Source: an optimization exercise on an open RTL-to-GDS flow (aim: small area). Production flows keep margins and buffers that such runs may drop.
Function not checked in this run: the RTL went through the layout flow alone.
No activity file was given, so power comes from the tool's default toggle rates.

**flow/config.mk**
```make
export PLATFORM = sky130hd
export DESIGN_NAME = ddr3_controller
export DESIGN_NICKNAME = ddr3_controller
export VERILOG_FILES = /design/flow/design.v
export SDC_FILE = /design/flow/constraint.sdc
export NUM_CORES = 4
export LEC_CHECK = 0
export CAP_MARGIN = 20
export CORE_MARGIN = 2
export CORE_UTILIZATION = 40
export PLACE_DENSITY = 0.6
export SLEW_MARGIN = 20
```
**flow/constraint.sdc**
```tcl
create_clock -name core_clock -period 15.0 [get_ports {clk}]
set_input_delay 3.0000 -clock core_clock [delete_from_list [all_inputs] [get_ports {clk}]]
set_output_delay 3.0000 -clock core_clock [all_outputs]
set_load 0.01 [all_outputs]
```
**flow/design.v**
```verilog
module FIFO (clk, reset, data_in, put, get, data_out, empty, full, fillcount);
parameter DEPTH_P2 = 5;  
parameter WIDTH = 8;
output 	[WIDTH-1:0] 	data_out;
output 					empty, full;
output 	[DEPTH_P2:0] 	fillcount;  
input 	[WIDTH-1:0] 	data_in;
input 					put, get;
input 					reset, clk;
reg						empty, full;
reg 	[DEPTH_P2:0] 	fillcount;
reg 	[WIDTH-1:0] 	fifo_array [2**DEPTH_P2-1:0];
reg		[WIDTH-1:0]		data_out;
reg 	[DEPTH_P2-1:0] 	rd_ptr;
reg 	[DEPTH_P2-1:0] 	wr_ptr;
always @ (posedge clk)
begin
	if(reset)
	begin
		rd_ptr <= 0;
		wr_ptr <= 0;
		empty <= 1;
		full <= 0;
		fillcount <= 0;
	end
	else
	begin
		if (put && !full && get && !empty)
		begin
			fifo_array[wr_ptr] <= data_in;
			data_out <= fifo_array[rd_ptr];
			wr_ptr <= wr_ptr + 1;
			rd_ptr <= rd_ptr + 1;
		end
		else if (put && !full)
		begin
			fifo_array[wr_ptr] <= data_in;
			wr_ptr <= wr_ptr + 1;
			fillcount <= fillcount + 1;
			if (empty)
				empty <= 0;				
			if (fillcount == 2**DEPTH_P2 - 1)
				full <= 1;
		end
		else if (get && !empty)
		begin
			data_out <= fifo_array[rd_ptr];
			rd_ptr <= rd_ptr + 1;
			fillcount <= fillcount - 1;
			if (full)
				full <= 0;
			if (fillcount == 1)
				empty <= 1;
		end
	end
end
endmodule
module ddr3_init_engine(
   ready, csbar, rasbar, casbar, webar, ba, a, odt, ts_con, cke, resetbar,
   clk, reset, init, ck
   );
input clk, reset, init, ck;
output ready, csbar, rasbar, casbar, webar, odt, ts_con, cke, resetbar;
output [2:0] ba;
output [12:0] a;
reg ready;
reg cke;
reg csbar;
reg rasbar;
reg casbar;
reg webar;
reg resetbar;
reg [2:0] ba;
reg [12:0] a;
reg odt;
reg [15:0] dq_out;
reg [1:0] dqs_out;
reg [1:0] dqsbar_out;   
reg ts_con;
reg INIT, RESET;
reg [18:0]  counter;
reg flag;
localparam	[3:0]	
		NOP 		= 4'b0111,
		ZQCL	 	= 4'b0110,
		MRS			= 4'b0000;		
always @(posedge clk)
begin
	INIT <= init;
	RESET <= reset;
	if (RESET)
	begin
		flag <= 0;
		cke <= 0;
		odt <= 0;
		a <= 0;
		ba <= 0;
		ts_con <= 0;
		csbar <= 0;
		casbar <= 0;
		rasbar <= 0;
		webar <= 0;
		resetbar <= 0;
		ready <= 0;		
	end
	else if (flag == 0 && INIT == 1)
	begin
		flag <= 1;
		counter <= 0;
	end
	else if (flag == 1)
	begin
		counter <= counter + 1;
		case (counter)
		19'd0:  begin
		resetbar <= 0; 
		end		
		19'd0+1250:  begin 
		cke <= 0;
		end
		19'd0+1250+10: begin 
			resetbar <= 1; 
			end
		19'd0+1250+10+3125: begin
			cke <= 1;
			{csbar, rasbar, casbar, webar} <= NOP;
			end 
       	19'd0+1250+10+3125+76: begin
                	{csbar, rasbar, casbar, webar} <= MRS;  
					a[12:11] <= 0;
                	a[10:9] <= 0;  
					a[8] <= 0;
					a[7:6] <= 0;  
					a[5:3] <= 3'b000;  
					a[2:0] <= 0;
					ba <= 3'b010;
	                end
		19'd0+1250+10+3125+76+2: {csbar, rasbar, casbar, webar} <= NOP;  
        19'd0+1250+10+3125+76+2+6: begin
        	        {csbar, rasbar, casbar, webar} <= MRS;  
        	        a <= 0;   
        	        ba <= 3'b011;
	                end
        19'd0+1250+10+3125+76+2+6+2: {csbar, rasbar, casbar, webar} <= NOP;  
        19'd0+1250+10+3125+76+2+6+2+6: begin
        	        {csbar, rasbar, casbar, webar} <= MRS;  
					a[12] <= 0;  
					a[11] <= 0;  
					a[10] <= 0;
					{a[9], a[6], a[2]} <= 3'b000;  
					a[8] <= 0;
					a[7] <= 0;  
					{a[5], a[1]} <= 2'b00;  
					a[4:3] <= 2'b10;  
					a[0] <= 0;  
					ba <= 3'b001;
	                end
        19'd0+1250+10+3125+76+2+6+2+6+2: {csbar, rasbar, casbar, webar} <= NOP;  
        19'd0+1250+10+3125+76+2+6+2+6+2+6: begin
        	        {csbar, rasbar, casbar, webar} <= MRS;  
        	        a[12] <= 0;  
               		a[11:9] <= 3'b010;  
                	a[8] <= 1;  
					a[7] <= 0;
					a[6:4] <= 3'b001;  
					a[3] <= 0;  
					a[2] <= 0;
					a[1:0] <= 2'b00;  
                	ba <= 3'b000;  
	                end
        19'd0+1250+10+3125+76+2+6+2+6+2+6+2: {csbar, rasbar, casbar, webar} <= NOP;  
		19'd0+1250+10+3125+76+2+6+2+6+2+6+2+30: begin
				{csbar, rasbar, casbar, webar} <= ZQCL; 
				a[10] <= 1; 
				end
		19'd0+1250+10+3125+76+2+6+2+6+2+6+2+30+2: {csbar, rasbar, casbar, webar} <= NOP;  
       	19'd0+1250+10+3125+76+2+6+2+6+2+6+2+30+2+1024: begin
				{csbar, rasbar, casbar, webar} <= NOP;  
				ready <= 1;  
				end
		default: begin
			flag <= 1;
                end
	endcase
	end
end
endmodule
module ddr3_ring_buffer8 (clk, dout, listen, strobe, readPtr, din, reset);
   input clk;
   input listen;    
   input strobe;    
   input reset;
   input [15:0]  din;
   input [2:0] 	 readPtr;  
   output [15:0] dout;
   reg 	[15:0] 	dout;
   reg 	[15:0] 	r0, r1, r2, r3, r4, r5, r6, r7;
   reg 			F0;
   wire 		fStrobe;
   reg 	[2:0] 	count;
   assign fStrobe = strobe & (listen | F0);
   always @(posedge clk)
   begin
		if (reset)
		begin
			F0 <= 0;
			count <= 0;
		end
		else if (fStrobe)
		begin
			count <= count + 1;
			F0 <= (count != 3'd7);
		end
		else if (listen)
			F0 <= 1;
	end
	always @(posedge clk)
	begin
		if (fStrobe)
			case (count)
			  3'd0: r0 <= din;
			  3'd1: r1 <= din;
			  3'd2: r2 <= din;
			  3'd3: r3 <= din;
			  3'd4: r4 <= din;
			  3'd5: r5 <= din;
			  3'd6: r6 <= din;
			  3'd7: r7 <= din;
			endcase
	end
   always @ (r0 or r1 or r2 or r3 or r4 or r5 or r6 or r7 or readPtr)
	 begin
		case (readPtr)
		  3'b000: dout = r0;
		  3'b001: dout = r1;
		  3'b010: dout = r2;
		  3'b011: dout = r3;
		  3'b100: dout = r4;
		  3'b101: dout = r5;
		  3'b110: dout = r6;
		  3'b111: dout = r7;
		  default: dout = r0;
		endcase  
	 end
endmodule  
module Processing_logic(
	DATA_get, 
	CMD_get,
	RETURN_put, 
	RETURN_address, RETURN_data,   
	cs_bar, ras_bar, cas_bar, we_bar,   
	BA, A, DM,
	DQS_out, DQ_out,
	ts_con, modify_setting,
	clk, ck, reset, ready, 
	CMD_empty, CMD_data_out, DATA_data_out,
	RETURN_full,
	DQS_in, DQ_in
	);
	parameter BL = 8;   
	parameter BT = 0;   
	parameter CL = 5;   
	parameter AL = 3;   
	input 	 	  clk, ck, reset, ready;
	input 	 	  CMD_empty, RETURN_full;
	input [33:0]  CMD_data_out;
	input [15:0]  DATA_data_out;
	input [15:0]  DQ_in;
	input         DQS_in;
	output reg 			CMD_get;
	output reg		 	DATA_get, RETURN_put;
	output reg [25:0] 	RETURN_address;
	output wire [15:0] 	RETURN_data;
	output reg			cs_bar, ras_bar, cas_bar, we_bar;
	output reg [2:0]	BA;
	output reg [12:0] 	A;
	output reg [1:0]	DM;
	output reg [15:0]  	DQ_out;
	output reg [1:0]   	DQS_out;
	output reg ts_con;
	output reg modify_setting;
	reg [2:0] read_pointer;
	reg [2:0] state;
	reg	[11:0] counter;
	reg [12:0] refresh_counter;
	reg [25:0] CMD_addr;
	reg [1:0] CMD_sz;
	reg BLOCK_cmd;
	reg [15:0] ATOMIC_data;
	reg	ATOMIC_cmd;
	reg [15:0] ATOMIC_data_in;
	reg listen;	
	reg DM_flag;
	localparam	[2:0]
		IDLE 		= 3'b000,
		MODIFY		= 3'b001,
		DECODE		= 3'b010,
		REFRESH	 	= 3'b011,
		S_GNR 		= 3'b100,
		S_GNW 		= 3'b101,
		S_ATRW 		= 3'b110;
	localparam	[2:0]
		SCR 		= 3'b001,
		SCW 		= 3'b010,
		BLR			= 3'b011,
		BLW			= 3'b100,
		ATR			= 3'b101,
		ATW			= 3'b110;
	localparam	[3:0]
		NOP			= 4'b0111,
		ACT			= 4'b0011,
		READ		= 4'b0101,
		WRITE		= 4'b0100,
		PRE			= 4'b0010,
		MRS			= 4'b0000,
		ZQCS		= 4'b0110,
		REF			= 4'b0001;	
always @(posedge clk)
    if (reset)
	begin
		modify_setting <= 0;
	    counter <= 0;
		refresh_counter <= 0;
		state <= IDLE;
		CMD_get <= 0;
		DATA_get <= 0;
		RETURN_put <= 0;
		ts_con <= 0;
		DM_flag <= 0;
		{cs_bar, ras_bar, cas_bar, we_bar} <= NOP;
		listen <= 0;
		BLOCK_cmd <= 0;
		ATOMIC_cmd <= 0;
		A <= 0;
		BA <= 0;
		CMD_addr <= 0;
		CMD_sz <= 0;
		read_pointer <= 0;
	end
	else
	  begin
        RETURN_address <= CMD_addr;
		ATOMIC_data <= ATOMIC_data_in;
		if (ready && modify_setting)
			refresh_counter <= refresh_counter + 1;
		case (state)
			IDLE:
			begin
				counter <= 0;
				if (ready)
				begin
					if (!modify_setting)
						state <= MODIFY;
					if (CMD_get)
					begin
						CMD_get <= 0;
						state <= DECODE;
					end
					else 
					begin
						if (refresh_counter[12])
						begin
							if (!ck)
								state <= REFRESH;
						end
						else if (!CMD_empty)
							CMD_get <= 1;
					end
				end
			end
			MODIFY:
			begin
				counter <= counter + 1;
				 case (counter)
					0:  begin
								{cs_bar, ras_bar, cas_bar, we_bar} <= PRE;  
								A[10] <= 1;
							 end
					0+2: begin
								{cs_bar, ras_bar, cas_bar, we_bar} <= NOP;
							 end
					0+2+10: begin
								{cs_bar, ras_bar, cas_bar, we_bar} <= MRS;  
								A[12] <= 0;  
								A[11] <= 0;  
								A[10] <= 0;
								{A[9], A[6], A[2]} <= 3'b001;  
								A[8] <= 0;
								A[7] <= 0;  
								{A[5], A[1]} <= 2'b00;  
								A[4:3] <= 2'b01;  
								A[0] <= 0;  
								BA <= 3'b001;
							end
					0+2+10+2: {cs_bar, ras_bar, cas_bar, we_bar} <= NOP;  
					0+2+10+2+6: begin
								{cs_bar, ras_bar, cas_bar, we_bar} <= MRS;  
								A[12] <= 0;  
								A[11:9] <= 3'b010;  
								A[8] <= 1;  
								A[7] <= 0;
								A[6:4] <= 3'b001;  
								A[3] <= 0;  
								A[2] <= 0;
								A[1:0] <= 2'b10;  
								BA <= 3'b000;  
							end
					0+2+10+2+6+2: {cs_bar, ras_bar, cas_bar, we_bar} <= NOP;  
					0+2+10+2+6+2+30: begin
								{cs_bar, ras_bar, cas_bar, we_bar} <= ZQCS; 
								A[10] <= 0; 
							end
					0+2+10+2+6+2+30+2: {cs_bar, ras_bar, cas_bar, we_bar} <= NOP;  
					0+2+10+2+6+2+30+2+128: begin
								{cs_bar, ras_bar, cas_bar, we_bar} <= MRS;  
								A[12] <= 0;  
								A[11] <= 0;  
								A[10] <= 0;
								{A[9], A[6], A[2]} <= 3'b000;  
								A[8] <= 0;
								A[7] <= 0;  
								{A[5], A[1]} <= 2'b00;  
								A[4:3] <= 2'b10;  
								A[0] <= 0;  
								BA <= 3'b001;
							end
					0+2+10+2+6+2+30+2+128+2: {cs_bar, ras_bar, cas_bar, we_bar} <= NOP;  
					0+2+10+2+6+2+30+2+128+2+6: begin
								{cs_bar, ras_bar, cas_bar, we_bar} <= MRS;  
								A[12] <= 0;  
								A[11:9] <= 3'b010;  
								A[8] <= 1;  
								A[7] <= 0;
								A[6:4] <= 3'b001;  
								A[3] <= 0;  
								A[2] <= 0;
								A[1:0] <= 2'b00;  
								BA <= 3'b000;  
							end
					0+2+10+2+6+2+30+2+128+2+6+2: {cs_bar, ras_bar, cas_bar, we_bar} <= NOP;  
					0+2+10+2+6+2+30+2+128+2+6+2+1024: begin
							state <= IDLE;  
							modify_setting <= 1;
						end
				endcase
			end
			REFRESH:
			begin
				counter <= counter + 1;
				case (counter)
					0:
					begin
						{cs_bar, ras_bar, cas_bar, we_bar} <= REF;
					end
					0+2:
					begin
						{cs_bar, ras_bar, cas_bar, we_bar} <= NOP;
					end
					0+2+88:
					begin
						state <= IDLE;
						refresh_counter <= 0;
					end
				endcase
			end
			DECODE:
			begin
				CMD_addr <= CMD_data_out[30:5];
				CMD_sz <= CMD_data_out[4:3];
				if (!ck)
				begin					
					case (CMD_data_out[33:31])
						SCR:
						begin
							state <= S_GNR;
							BLOCK_cmd <= 0;
							ATOMIC_cmd <= 0;
						end
						SCW:
						begin
							state <= S_GNW;
							BLOCK_cmd <= 0;
							ATOMIC_cmd <= 0;
						end
						BLR:
						begin
							state <= S_GNR;
							BLOCK_cmd <= 1;
							ATOMIC_cmd <= 0;
						end
						BLW:
						begin
							state <= S_GNW;
							BLOCK_cmd <= 1;
							ATOMIC_cmd <= 0;
						end
						ATR, ATW:
						begin
							state <= S_ATRW;
							BLOCK_cmd <= 0;
							ATOMIC_cmd <= 1;
						end
						default: state <= IDLE;
					endcase
				end				
			end
			S_GNR:
			begin
				counter <= counter + 1;
				case (counter)
					0:
					begin
						{cs_bar, ras_bar, cas_bar, we_bar} <= ACT;
						A[12:0] <= CMD_addr[22:10];
						BA <= CMD_addr[25:23];
					end
					0+2:
					begin
						{cs_bar, ras_bar, cas_bar, we_bar} <= NOP;
					end
					0+2+2:
					begin
						{cs_bar, ras_bar, cas_bar, we_bar} <= READ;
						A[10] <= 1;  
						A[9:0] <= CMD_addr[9:0];
					end
					0+2+2+2:
					begin
						{cs_bar, ras_bar, cas_bar, we_bar} <= NOP;
					end
					0+2+2+2+16-2:
					begin
						listen <= 1;						
					end
					0+2+2+2+16-2+1:
					begin
						listen <= 0;
						read_pointer <= 0;
					end
					0+2+2+2+16-2+1+1:
					begin
						RETURN_put <= 1;
						CMD_addr <= CMD_addr + 1;
					end
					0+2+2+2+16-2+1+2, 0+2+2+2+16-2+1+3, 0+2+2+2+16-2+1+4, 0+2+2+2+16-2+1+5, 0+2+2+2+16-2+1+6, 0+2+2+2+16-2+1+7, 0+2+2+2+16-2+1+8:
					begin
						if (!BLOCK_cmd)
							RETURN_put <= 0;
						CMD_addr <= CMD_addr + 1;
						read_pointer <= read_pointer + 1;
					end
					0+2+2+2+16-2+1+9:
					begin
						RETURN_put <= 0;
					end
					0+2+2+2+16-2+1+6+10:
					begin
						if (CMD_sz == 0 || !BLOCK_cmd)
							state <= IDLE;
						else
						begin
							counter <= 0;
							CMD_sz <= CMD_sz - 1;
						end							
					end
				endcase
			end
			S_GNW:
			begin
				counter <= counter + 1;
				case (counter)
					0:
					begin
						{cs_bar, ras_bar, cas_bar, we_bar} <= ACT;
						A[12:0] <= CMD_addr[22:10];
						BA <= CMD_addr[25:23];
					end
					0+2:
					begin
						{cs_bar, ras_bar, cas_bar, we_bar} <= NOP;
					end
					0+2+2:
					begin
						{cs_bar, ras_bar, cas_bar, we_bar} <= WRITE;
						A[10] <= 1;  
						A[9:0] <= CMD_addr[9:0];
					end
					0+2+2+2:
					begin
						{cs_bar, ras_bar, cas_bar, we_bar} <= NOP;
					end
					0+2+2+2+16-4:
					begin
						ts_con <= 1;
						DQS_out <= 0;
					end
					0+2+2+2+16-4+1:
					begin
						DATA_get <= 1;
						DQS_out <= ~DQS_out;
					end
					0+2+2+2+16-4+1+1:
					begin
						DQS_out <= ~DQS_out;
						if (CMD_addr[2:0] == 0)
							DM_flag <= 1;
						if (!BLOCK_cmd)
							DATA_get <= 0;
					end
					0+2+2+2+16-4+1+1+1, 0+2+2+2+16-4+1+1+2, 0+2+2+2+16-4+1+1+3, 0+2+2+2+16-4+1+1+4, 0+2+2+2+16-4+1+1+5, 0+2+2+2+16-4+1+1+6:  
					begin
						DQS_out <= ~DQS_out;
						if (counter == 0+2+2+2+16-4+1+1 + CMD_addr[2:0])
							DM_flag <= 1;
						if (DM_flag && !BLOCK_cmd)
							DM_flag <= 0;
					end
					0+2+2+2+16-4+1+1+7:
					begin
						DATA_get <= 0;
						DQS_out <= ~DQS_out;
						if (counter == 0+2+2+2+16-4+1+1 + CMD_addr[2:0])
							DM_flag <= 1;
						if (DM_flag && !BLOCK_cmd)
							DM_flag <= 0;
					end
					0+2+2+2+16-4+1+1+8:
					begin
						DQS_out <= ~DQS_out;
						DM_flag <= 0;						
						CMD_addr <= CMD_addr + 8;
					end
					0+2+2+2+16-4+1+1+9:
					begin
						ts_con <= 0;
					end
					0+2+2+2+16-4+1+1+9+20:
					begin
						if (CMD_sz == 0 || !BLOCK_cmd)
							state <= IDLE;
						else
						begin
							counter <= 0;
							CMD_sz <= CMD_sz - 1;
						end	
					end				
				endcase
			end
			S_ATRW:
			begin
				counter <= counter + 1;
				case (counter)
					0:
					begin
						{cs_bar, ras_bar, cas_bar, we_bar} <= ACT;
						A[12:0] <= CMD_addr[22:10];
						BA <= CMD_addr[25:23];
					end
					0+2:
					begin
						{cs_bar, ras_bar, cas_bar, we_bar} <= NOP;
					end
					0+2+2:
					begin
						{cs_bar, ras_bar, cas_bar, we_bar} <= READ;
						A[10] <= 0;  
						A[9:0] <= CMD_addr[9:0];
					end
					0+2+2+2:
					begin
						{cs_bar, ras_bar, cas_bar, we_bar} <= NOP;
					end
					0+2+2+2+8+4-2:
					begin
						{cs_bar, ras_bar, cas_bar, we_bar} <= WRITE;
						A[10] <= 1;
					end
					0+2+2+2+8+4-2+2:
					begin
						{cs_bar, ras_bar, cas_bar, we_bar} <= NOP;
					end
					0+2+2+2+16-2:
					begin
						listen <= 1;						
					end
					0+2+2+2+16-2+1:
					begin
						listen <= 0;
						read_pointer <= 0;
					end
					0+2+2+2+16-2+1+1:
					begin
						DATA_get <= 1;
						if (CMD_data_out[33:31] == ATR)
							RETURN_put <= 1;
					end
					0+2+2+2+16-2+1+2:
					begin
						DATA_get <= 0;
						RETURN_put <= 0;
					end
					0+2+2+2+8+4-2+2+16-4:
					begin
						ts_con <= 1;
						DQS_out <= 0;
					end
					0+2+2+2+8+4-2+2+16-4+1:
					begin
						DQS_out <= ~DQS_out;
					end
					0+2+2+2+8+4-2+2+16-4+1+1:
					begin
						DQS_out <= ~DQS_out;
						if (CMD_addr[2:0] == 0)
							DM_flag <= 1;
					end
					0+2+2+2+8+4-2+2+16-4+1+1+1, 0+2+2+2+8+4-2+2+16-4+1+1+2, 0+2+2+2+8+4-2+2+16-4+1+1+3, 0+2+2+2+8+4-2+2+16-4+1+1+4, 0+2+2+2+8+4-2+2+16-4+1+1+5, 0+2+2+2+8+4-2+2+16-4+1+1+6, 0+2+2+2+8+4-2+2+16-4+1+1+7, 0+2+2+2+8+4-2+2+16-4+1+1+8:  
					begin
						DQS_out <= ~DQS_out;
						if (counter == 0+2+2+2+8+4-2+2+16-4+1+1 + CMD_addr[2:0])
							DM_flag <= 1;
						if (DM_flag)
							DM_flag <= 0;
					end
					0+2+2+2+8+4-2+2+16-4+1+1+9:
					begin
						ts_con <= 0;
					end
					0+2+2+2+8+4-2+2+16-4+1+1+9+18:
					begin
						state <= IDLE;
					end
				endcase
			end
		endcase
	  end
always @(CMD_data_out, RETURN_data, DATA_data_out)
begin
	case (CMD_data_out[2:0])
		3'b000: ATOMIC_data_in = ~RETURN_data;
		3'b001: ATOMIC_data_in = RETURN_data + DATA_data_out;
		3'b010: ATOMIC_data_in = RETURN_data | DATA_data_out;
		3'b011: ATOMIC_data_in = RETURN_data & DATA_data_out;
		3'b100: ATOMIC_data_in = RETURN_data ^ DATA_data_out;
		3'b101: ATOMIC_data_in = {RETURN_data[7:0], RETURN_data[15:8]};
		3'b110: ATOMIC_data_in = {1'b0,RETURN_data[15:1]};
		3'b111: ATOMIC_data_in = {RETURN_data[14:0], 1'b0};
	endcase
end
ddr3_ring_buffer8 ring_buffer(clk, RETURN_data, listen, DQS_in, read_pointer[2:0], DQ_in, reset);
always @(negedge clk)
  begin
    DQ_out <= (ATOMIC_cmd)? ATOMIC_data : DATA_data_out;
    if(DM_flag)
        DM <= 2'b00;
    else
        DM <= 2'b11;
  end
endmodule  
module ddr3_controller(
	dout, raddr, fillcount, validout, notfull, ready, ck_pad, ckbar_pad,
	cke_pad, csbar_pad, rasbar_pad, casbar_pad, webar_pad, ba_pad,
	a_pad, dm_pad, odt_pad, resetbar_pad,
	dq_out, dq_oe, dqs_out, dqsbar_out,
	clk, reset, read, cmd, sz, op, din, addr, initddr,
	dq_in, dq_valid
	);
	parameter BL = 8;  
	parameter BT = 0;    
	parameter CL = 5;   
	parameter AL = 3;   
	localparam	[2:0]
		SCR 		= 3'b001,
		SCW 		= 3'b010,
		BLR			= 3'b011,
		BLW			= 3'b100,
		ATR			= 3'b101,
		ATW			= 3'b110;
	input 	 	clk;
	input 	 	reset;
	input 	 	read;
	input [2:0] cmd;
	input [15:0] din;
	input [25:0] addr;
	input [1:0] sz;
	input [2:0] op;
	output [15:0] dout;
	output [25:0] raddr;
	output [5:0]  fillcount;
	output 		 validout;
	output 		 notfull;
	input 		 initddr;
	output 		 ready;
	output 		 ck_pad;
	output 		 ckbar_pad;
	output 		 cke_pad;
	output 		 csbar_pad;
	output 		 rasbar_pad;
	output 		 casbar_pad;
	output 		 webar_pad;
	output [2:0]  ba_pad;
	output [12:0] a_pad;
	output [15:0] dq_out;      
	output 		 dq_oe;       
	output [1:0]  dqs_out;     
	output [1:0]  dqsbar_out;  
	input [15:0]  dq_in;       
	input 		 dq_valid;    
	output [1:0] dm_pad;
	output 		 odt_pad;
	output		 resetbar_pad;
	wire [15:0]		dataOut;				 
	wire			notfull;				 
	wire [5:0]		CMD_fillcount, RETURN_fillcount;		 
	wire [5:0]		fillcount;
	wire 		 ts_con, ts_i;
	wire 		 ready_i, init_odt, modify_setting;
	reg 		 ck_i;
	wire 		 cke_i;
	wire 		 csbar_i;
	wire 		 rasbar_i;
	wire 		 casbar_i;
	wire 		 webar_i;
	wire [2:0] 	 ba_i;
	wire [12:0]  a_i;
	wire [15:0]  dq_i;
	wire [1:0] 	 dqs_i;
	wire [1:0] 	 dqsbar_i;
	wire [1:0] 	 dm_i;
	wire 		 odt_i;
	wire		 resetbar_i;
	wire 		csbar, init_csbar;
	wire 		rasbar, init_rasbar;
	wire 		casbar, init_casbar;
	wire 		webar, init_webar;
	wire 		resetbar, init_resetbar;
	wire [2:0] 	ba, init_ba;
	wire [12:0]	a,init_a;
	wire [1:0] 	init_dm;
	wire 		init_cke;
	wire 		init_ts_con;
	wire [15:0] IN_data_out;
	wire [33:0] CMD_data_in, CMD_data_out;
	wire [41:0] RETURN_data_in, RETURN_data_out;
	wire 		IN_empty, IN_full, CMD_empty, CMD_full, RETURN_empty, RETURN_full;
	wire 		IN_get, CMD_get, RETURN_put, RETURN_get;
	reg 		IN_put, CMD_put;	
	reg			IN_BLW_put;
	reg	 [4:0]	IN_BLW_counter;
	reg			validout;
	always @(posedge clk) 
	   if (reset==1)
	   begin
		   ck_i <= 0;
	   end
	   else
		   ck_i <= ~ck_i;   
	FIFO #(.DEPTH_P2(5), .WIDTH(16)) FIFO_IN ( 
						  .clk					(clk),
						  .reset				(reset),
						  .data_in              (din),
						  .put  				(IN_put),
						  .get					(IN_get),
						  .data_out				(IN_data_out),
						  .empty			    (IN_empty),
						  .full			     	(IN_full),
						  .fillcount			(fillcount)
						  ); 
	FIFO #(.DEPTH_P2(5), .WIDTH(34)) FIFO_CMD ( 
						  .clk					(clk),
						  .reset				(reset),
						  .data_in              (CMD_data_in),
						  .put  				(CMD_put),
						  .get					(CMD_get),
						  .data_out				(CMD_data_out),
						  .empty			    (CMD_empty),
						  .full			     	(CMD_full),
						  .fillcount			(CMD_fillcount)
						  ); 
	FIFO #(.DEPTH_P2(5), .WIDTH(42)) FIFO_RETURN ( 
						  .clk					(clk),
						  .reset				(reset),
						  .data_in              (RETURN_data_in),
						  .put  				(RETURN_put),
						  .get					(RETURN_get),
						  .data_out				(RETURN_data_out),
						  .empty			    (RETURN_empty),
						  .full			     	(RETURN_full),
						  .fillcount			(RETURN_fillcount)
						  ); 
	ddr3_init_engine XINIT (
						   .ready				(ready_i),
						   .csbar				(init_csbar),
						   .rasbar				(init_rasbar),
						   .casbar				(init_casbar),
						   .webar				(init_webar),
						   .ba					(init_ba[2:0]),
						   .a					(init_a[12:0]),
						   .odt					(init_odt),
						   .ts_con				(init_ts_con),
						   .cke                 (init_cke),
						   .resetbar			(init_resetbar),
						   .clk					(clk),
						   .reset				(reset),
						   .init				(initddr),
						   .ck					(ck_i)		   );
	Processing_logic  XPL  (
							.DATA_get			(IN_get), 
							.CMD_get			(CMD_get),
							.RETURN_put			(RETURN_put), 
							.RETURN_address		(RETURN_data_in[41:16]), 
							.RETURN_data		(RETURN_data_in[15:0]),  
							.cs_bar				(csbar), 
							.ras_bar			(rasbar), 
							.cas_bar			(casbar), 
							.we_bar				(webar), 
							.BA					(ba[2:0]),
							.A					(a[12:0]), 
							.DM					(dm_i[1:0]),
							.DQS_out			(dqs_i[1:0]), 
							.DQ_out				(dq_i[15:0]),
							.ts_con				(ts_con),
							.modify_setting     (modify_setting),
							.clk				(clk), 
							.ck					(ck_i), 
							.reset				(reset), 
							.ready				(ready_i), 
							.CMD_empty			(CMD_empty), 
							.CMD_data_out		(CMD_data_out),
							.DATA_data_out		(IN_data_out),
							.RETURN_full		(RETURN_full),
							.DQS_in				(dq_valid), 
							.DQ_in				(dq_in[15:0])	);
	always @(cmd, CMD_full, IN_full, IN_BLW_put)
	begin
		CMD_put = 0;
		IN_put = 0;
		if (IN_BLW_put)
			IN_put = ~IN_full;
		else
		begin
			case (cmd)
				SCR, BLR:
				begin
					if (!CMD_full)
					begin
						CMD_put = 1;
					end
				end
				SCW, BLW, ATW, ATR:
				begin
					if (!CMD_full && !IN_full)
					begin
						CMD_put = 1;
						IN_put = 1;
					end
				end
				default:begin
				end
			endcase	
		end
	end
	always @(posedge clk)
	begin
		if (reset)
		begin
			IN_BLW_counter <= 0;
			IN_BLW_put <= 0;
		end
		else
		begin
			if (!IN_BLW_put)
			begin
				if (cmd == BLW && CMD_put)
				begin
					IN_BLW_put <= 1;
					IN_BLW_counter <= (sz + 1) * 8 - 2;  
				end
			end
			else
			begin
				if (IN_BLW_counter == 0)
					IN_BLW_put <= 0;
				else if (!IN_full)
					IN_BLW_counter <= IN_BLW_counter - 1;
			end
		end
	end
	always @(posedge clk)
	begin
		if (reset)
			validout <= 0;
		else
			validout <= RETURN_get & ~RETURN_empty;
	end
	assign		 CMD_data_in  = {cmd, addr, sz, op};
	assign		 RETURN_get	  = read;
	assign		 raddr        = RETURN_data_out[41:16];
	assign		 dout		  = RETURN_data_out[15:0];
	assign		 notfull	  = ~CMD_full;
	assign		 ts_i     = (ready_i) ? ts_con : init_ts_con;
	assign 		 a_i 	  = (ready_i) ? a      : init_a;
	assign 		 ba_i 	  = (ready_i) ? ba     : init_ba;
	assign 		 csbar_i  = (ready_i) ? csbar  : init_csbar;
	assign 		 rasbar_i = (ready_i) ? rasbar : init_rasbar;
	assign 		 casbar_i = (ready_i) ? casbar : init_casbar;
	assign 		 webar_i  = (ready_i) ? webar  : init_webar;	
	assign		 resetbar_i = init_resetbar & ~reset;
	assign		 dqsbar_i = ~dqs_i;
	assign 		 cke_i 	  = init_cke;
	assign 		 odt_i 	  = init_odt;
	assign		 ready    = ready_i & modify_setting;
	assign		 ck_pad       = ck_i;
	assign		 ckbar_pad    = ~ck_i;
	assign		 cke_pad      = cke_i;
	assign		 csbar_pad    = csbar_i;
	assign		 rasbar_pad   = rasbar_i;
	assign		 casbar_pad   = casbar_i;
	assign		 webar_pad    = webar_i;
	assign		 ba_pad       = ba_i;
	assign		 a_pad        = a_i;
	assign		 dm_pad       = dm_i;
	assign		 odt_pad      = odt_i;
	assign		 resetbar_pad = resetbar_i;
	assign		 dq_out       = dq_i;
	assign		 dq_oe        = ts_i;
	assign		 dqs_out      = dqs_i;
	assign		 dqsbar_out   = dqsbar_i;
endmodule  
```
**flow/run.sh**
```bash
#!/bin/bash
# synth_recipe.tcl (not shown) runs the flow's synth.tcl, then flattens the netlist and writes it again
# the make line also repeats each setting of config.mk as NAME=value (left out here)
make -C /OpenROAD-flow-scripts/flow DESIGN_CONFIG=/design/flow/config.mk WORK_HOME=/design/flow/orfs CLKGATE_MAP_FILE= SYNTH_SCRIPT=/design/flow/synth_recipe.tcl finish
```
==> reports/results.tsv <==
metric	value	unit
routed.top_layer	met5	
synth_top_area_share	72.1	%
hold_path.class	reg2reg	
reg2reg_to	XPL.DQ_out[7]	
nFlopsAndLatches	3425	
root_buffer	clkbuf_16	
ios	170	
cts_max_level	5	
crit_family	buffers and inverters	
holdBufCountCts	0	
synthCells	6498	
worstSetupPathType	reg2out	
synth_top_family_by_area	multiplexers	
p_clk_share	44.3	%
cts_tree	built	
finalSetupViolCount	0	
syn_to_final_growth	14.4	%
diodes	9	
gp_congestion	0.853	
p_sw_share	20.4	%
yosysMostFrequentCell	edfxtp_1	
dp_slack	3.63	ns
first_pass_iters	6	
powerClk	8610	uW
use_met2	31.9	%
drc	0	
use_met3	2.41	%
yosys.area_share.adder	0.823	%
die_h	584	um
maxSlewHeadroom	23.9	%
grt_pass1_wl	480000	um
cp_cell_sequence	clkdlybuf4s50_1	
critPathBufInv	1	
dominant_cells	flip-flops and latches	
dp_hpwl	181000	um
multi_input_cells	2623	
combPwrFrac	1.6	%
nonClkBufAreaFrac	2.06	%
route.met3.wl	19200	um
p_sw	3960	uW
cts_resized	0	
vdd_ir_drop_max	112	uV
synthMuxAreaShare	16.6	%
start_util	40.2	%
worst_hold_slack	0.474	ns
ys_warn_count	7	
skew	0.0764	ns
first_iter_violations	6665	
synth_edf_count	3227	
dp.cells	10900	
postPlaceCellArea	0.142	mm^2
reg2reg_slack	6.33	ns
instances_no_fill	11600	
outcome	no timing/DRC/antenna violations	
worst_slew_pin_slew	1.14	ns
clkbuf_count	446	
drt-vias-per-instance	5.75	
use_met1	26.9	%
ys_seq_area_share	75.0	%
gr-total-overflow	0	
num_rows	212	
hold_violations	0	
critPathMaxFanout	2	
p_total	19400	uW
mostFrequentLayoutCells	edfxtp_1 (3227), mux4_2 (920), clkbuf_16 (366)	
grt_pass1_vias	67400	
synth_area_leader_cell	edfxtp_1	
startpoint_type	flip-flop	
n_all_buffers	354	
synthArstFlopShare	0	%
reg2reg_depth	2	
cts_buffers	359	
synth_xor_area_share	0.567	%
crit_start	XPL.DM[0]	
detail-route-antenna-nets	0	
wl_met1	139000	um
end_kind	primary output	
regMostFlops	FIFO_RETURN.fifo_array	
nNetsFinal	7034	
min_path_cells	2	
timing.rr.start	XPL.ATOMIC_cmd	
synth_cell_types	102	
grt_use_total	19.3	%
ys.flop_type	edfxtp_1	
cts_max_path_buffers	4	
multiInputGateArea	0.0323	mm^2
largest_registers	FIFO_RETURN.fifo_array (1344), FIFO_CMD.fifo_array (1088), FIFO_IN.fifo_array (512)	
slew_viol_final	0	
insertion_delay	0.94	ns
drive_gt1_share	26.5	%
hp-start	XINIT.ba[1]	
synthSimpleGateAreaFrac	3.03	%
clk_pin_slew	0.06	ns
leakage	0.0467	uW
synth_area	0.134	mm^2
die_w	584	um
clock_area_share	7.44	%
power.largest_group	registers	
portBuffers	167	
critPathRequiredTime	12.00	ns
tap_cells	4387	
seqPwrFrac	54.1	%
max_stage_delay	0.54	ns
cap_viol_max_count	0	
synth_compound_area_share	2.59	%
setup_ws	2.74	ns
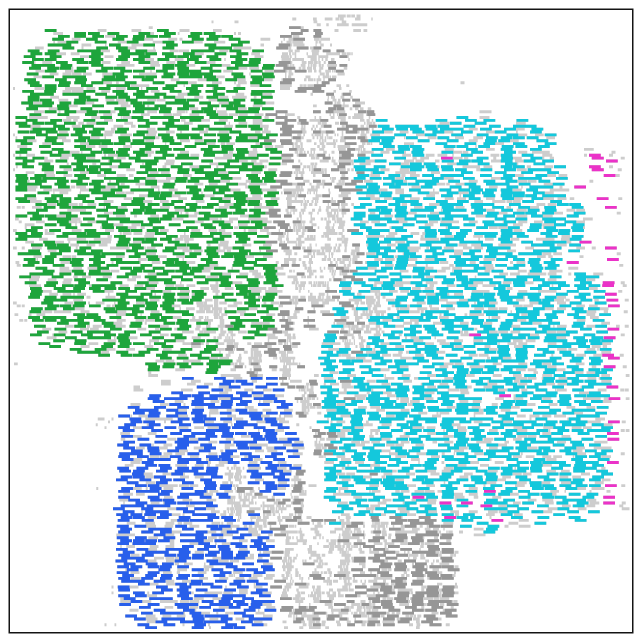
(register map, names as in the netlist)
Other sequential cells in the stronger gray, the rest of the logic in the fainter gray.
[FIFO_CMD.fifo_array] green | sequential cells: 1088
[FIFO_RETURN.data_out] magenta | sequential cells: 42
[FIFO_IN.fifo_array] blue | sequential cells: 512
[FIFO_RETURN.fifo_array] cyan | sequential cells: 1344
not colored: 439
Final Util: 46.0%
seq pwr: 10500 uW
storage element area: 0.101 mm^2
Seq area share: 65.6%

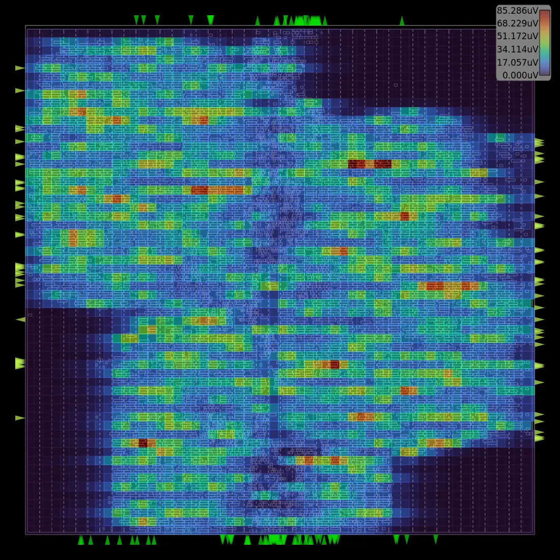
(IR drop map)
Power per Cell Area: 126 mW/mm^2
Pint: 15500 uW

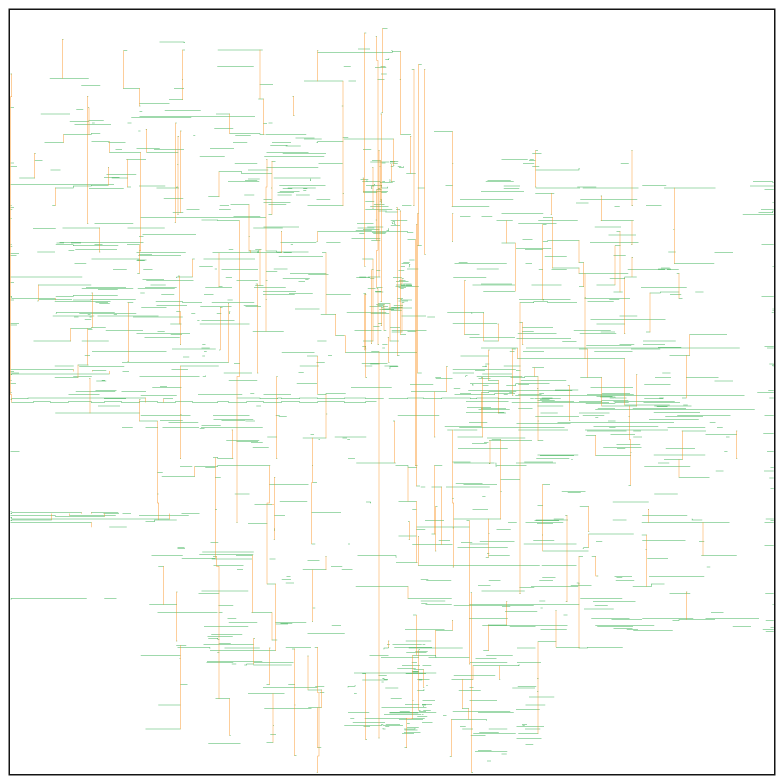
(metal layers overlaid)
Two of the layers only.
[M3] green | wire length: 19200 um
[M4] orange | wire length: 9310 um
routed via count: 66500
total wire length: 332000 um

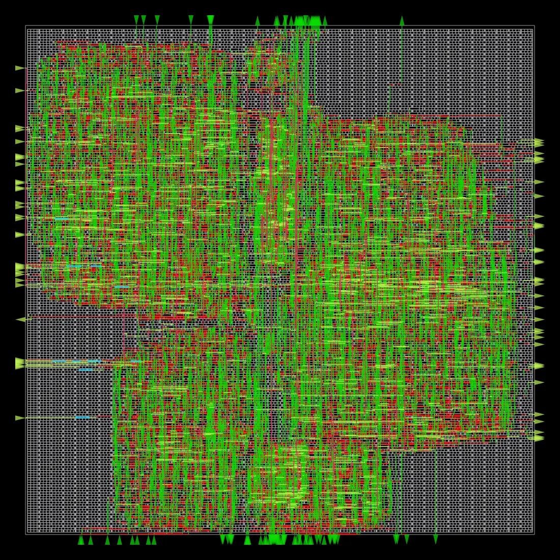
(routing view)
drt wl/cell: 28.7 um
met2 wire length: 164000 um

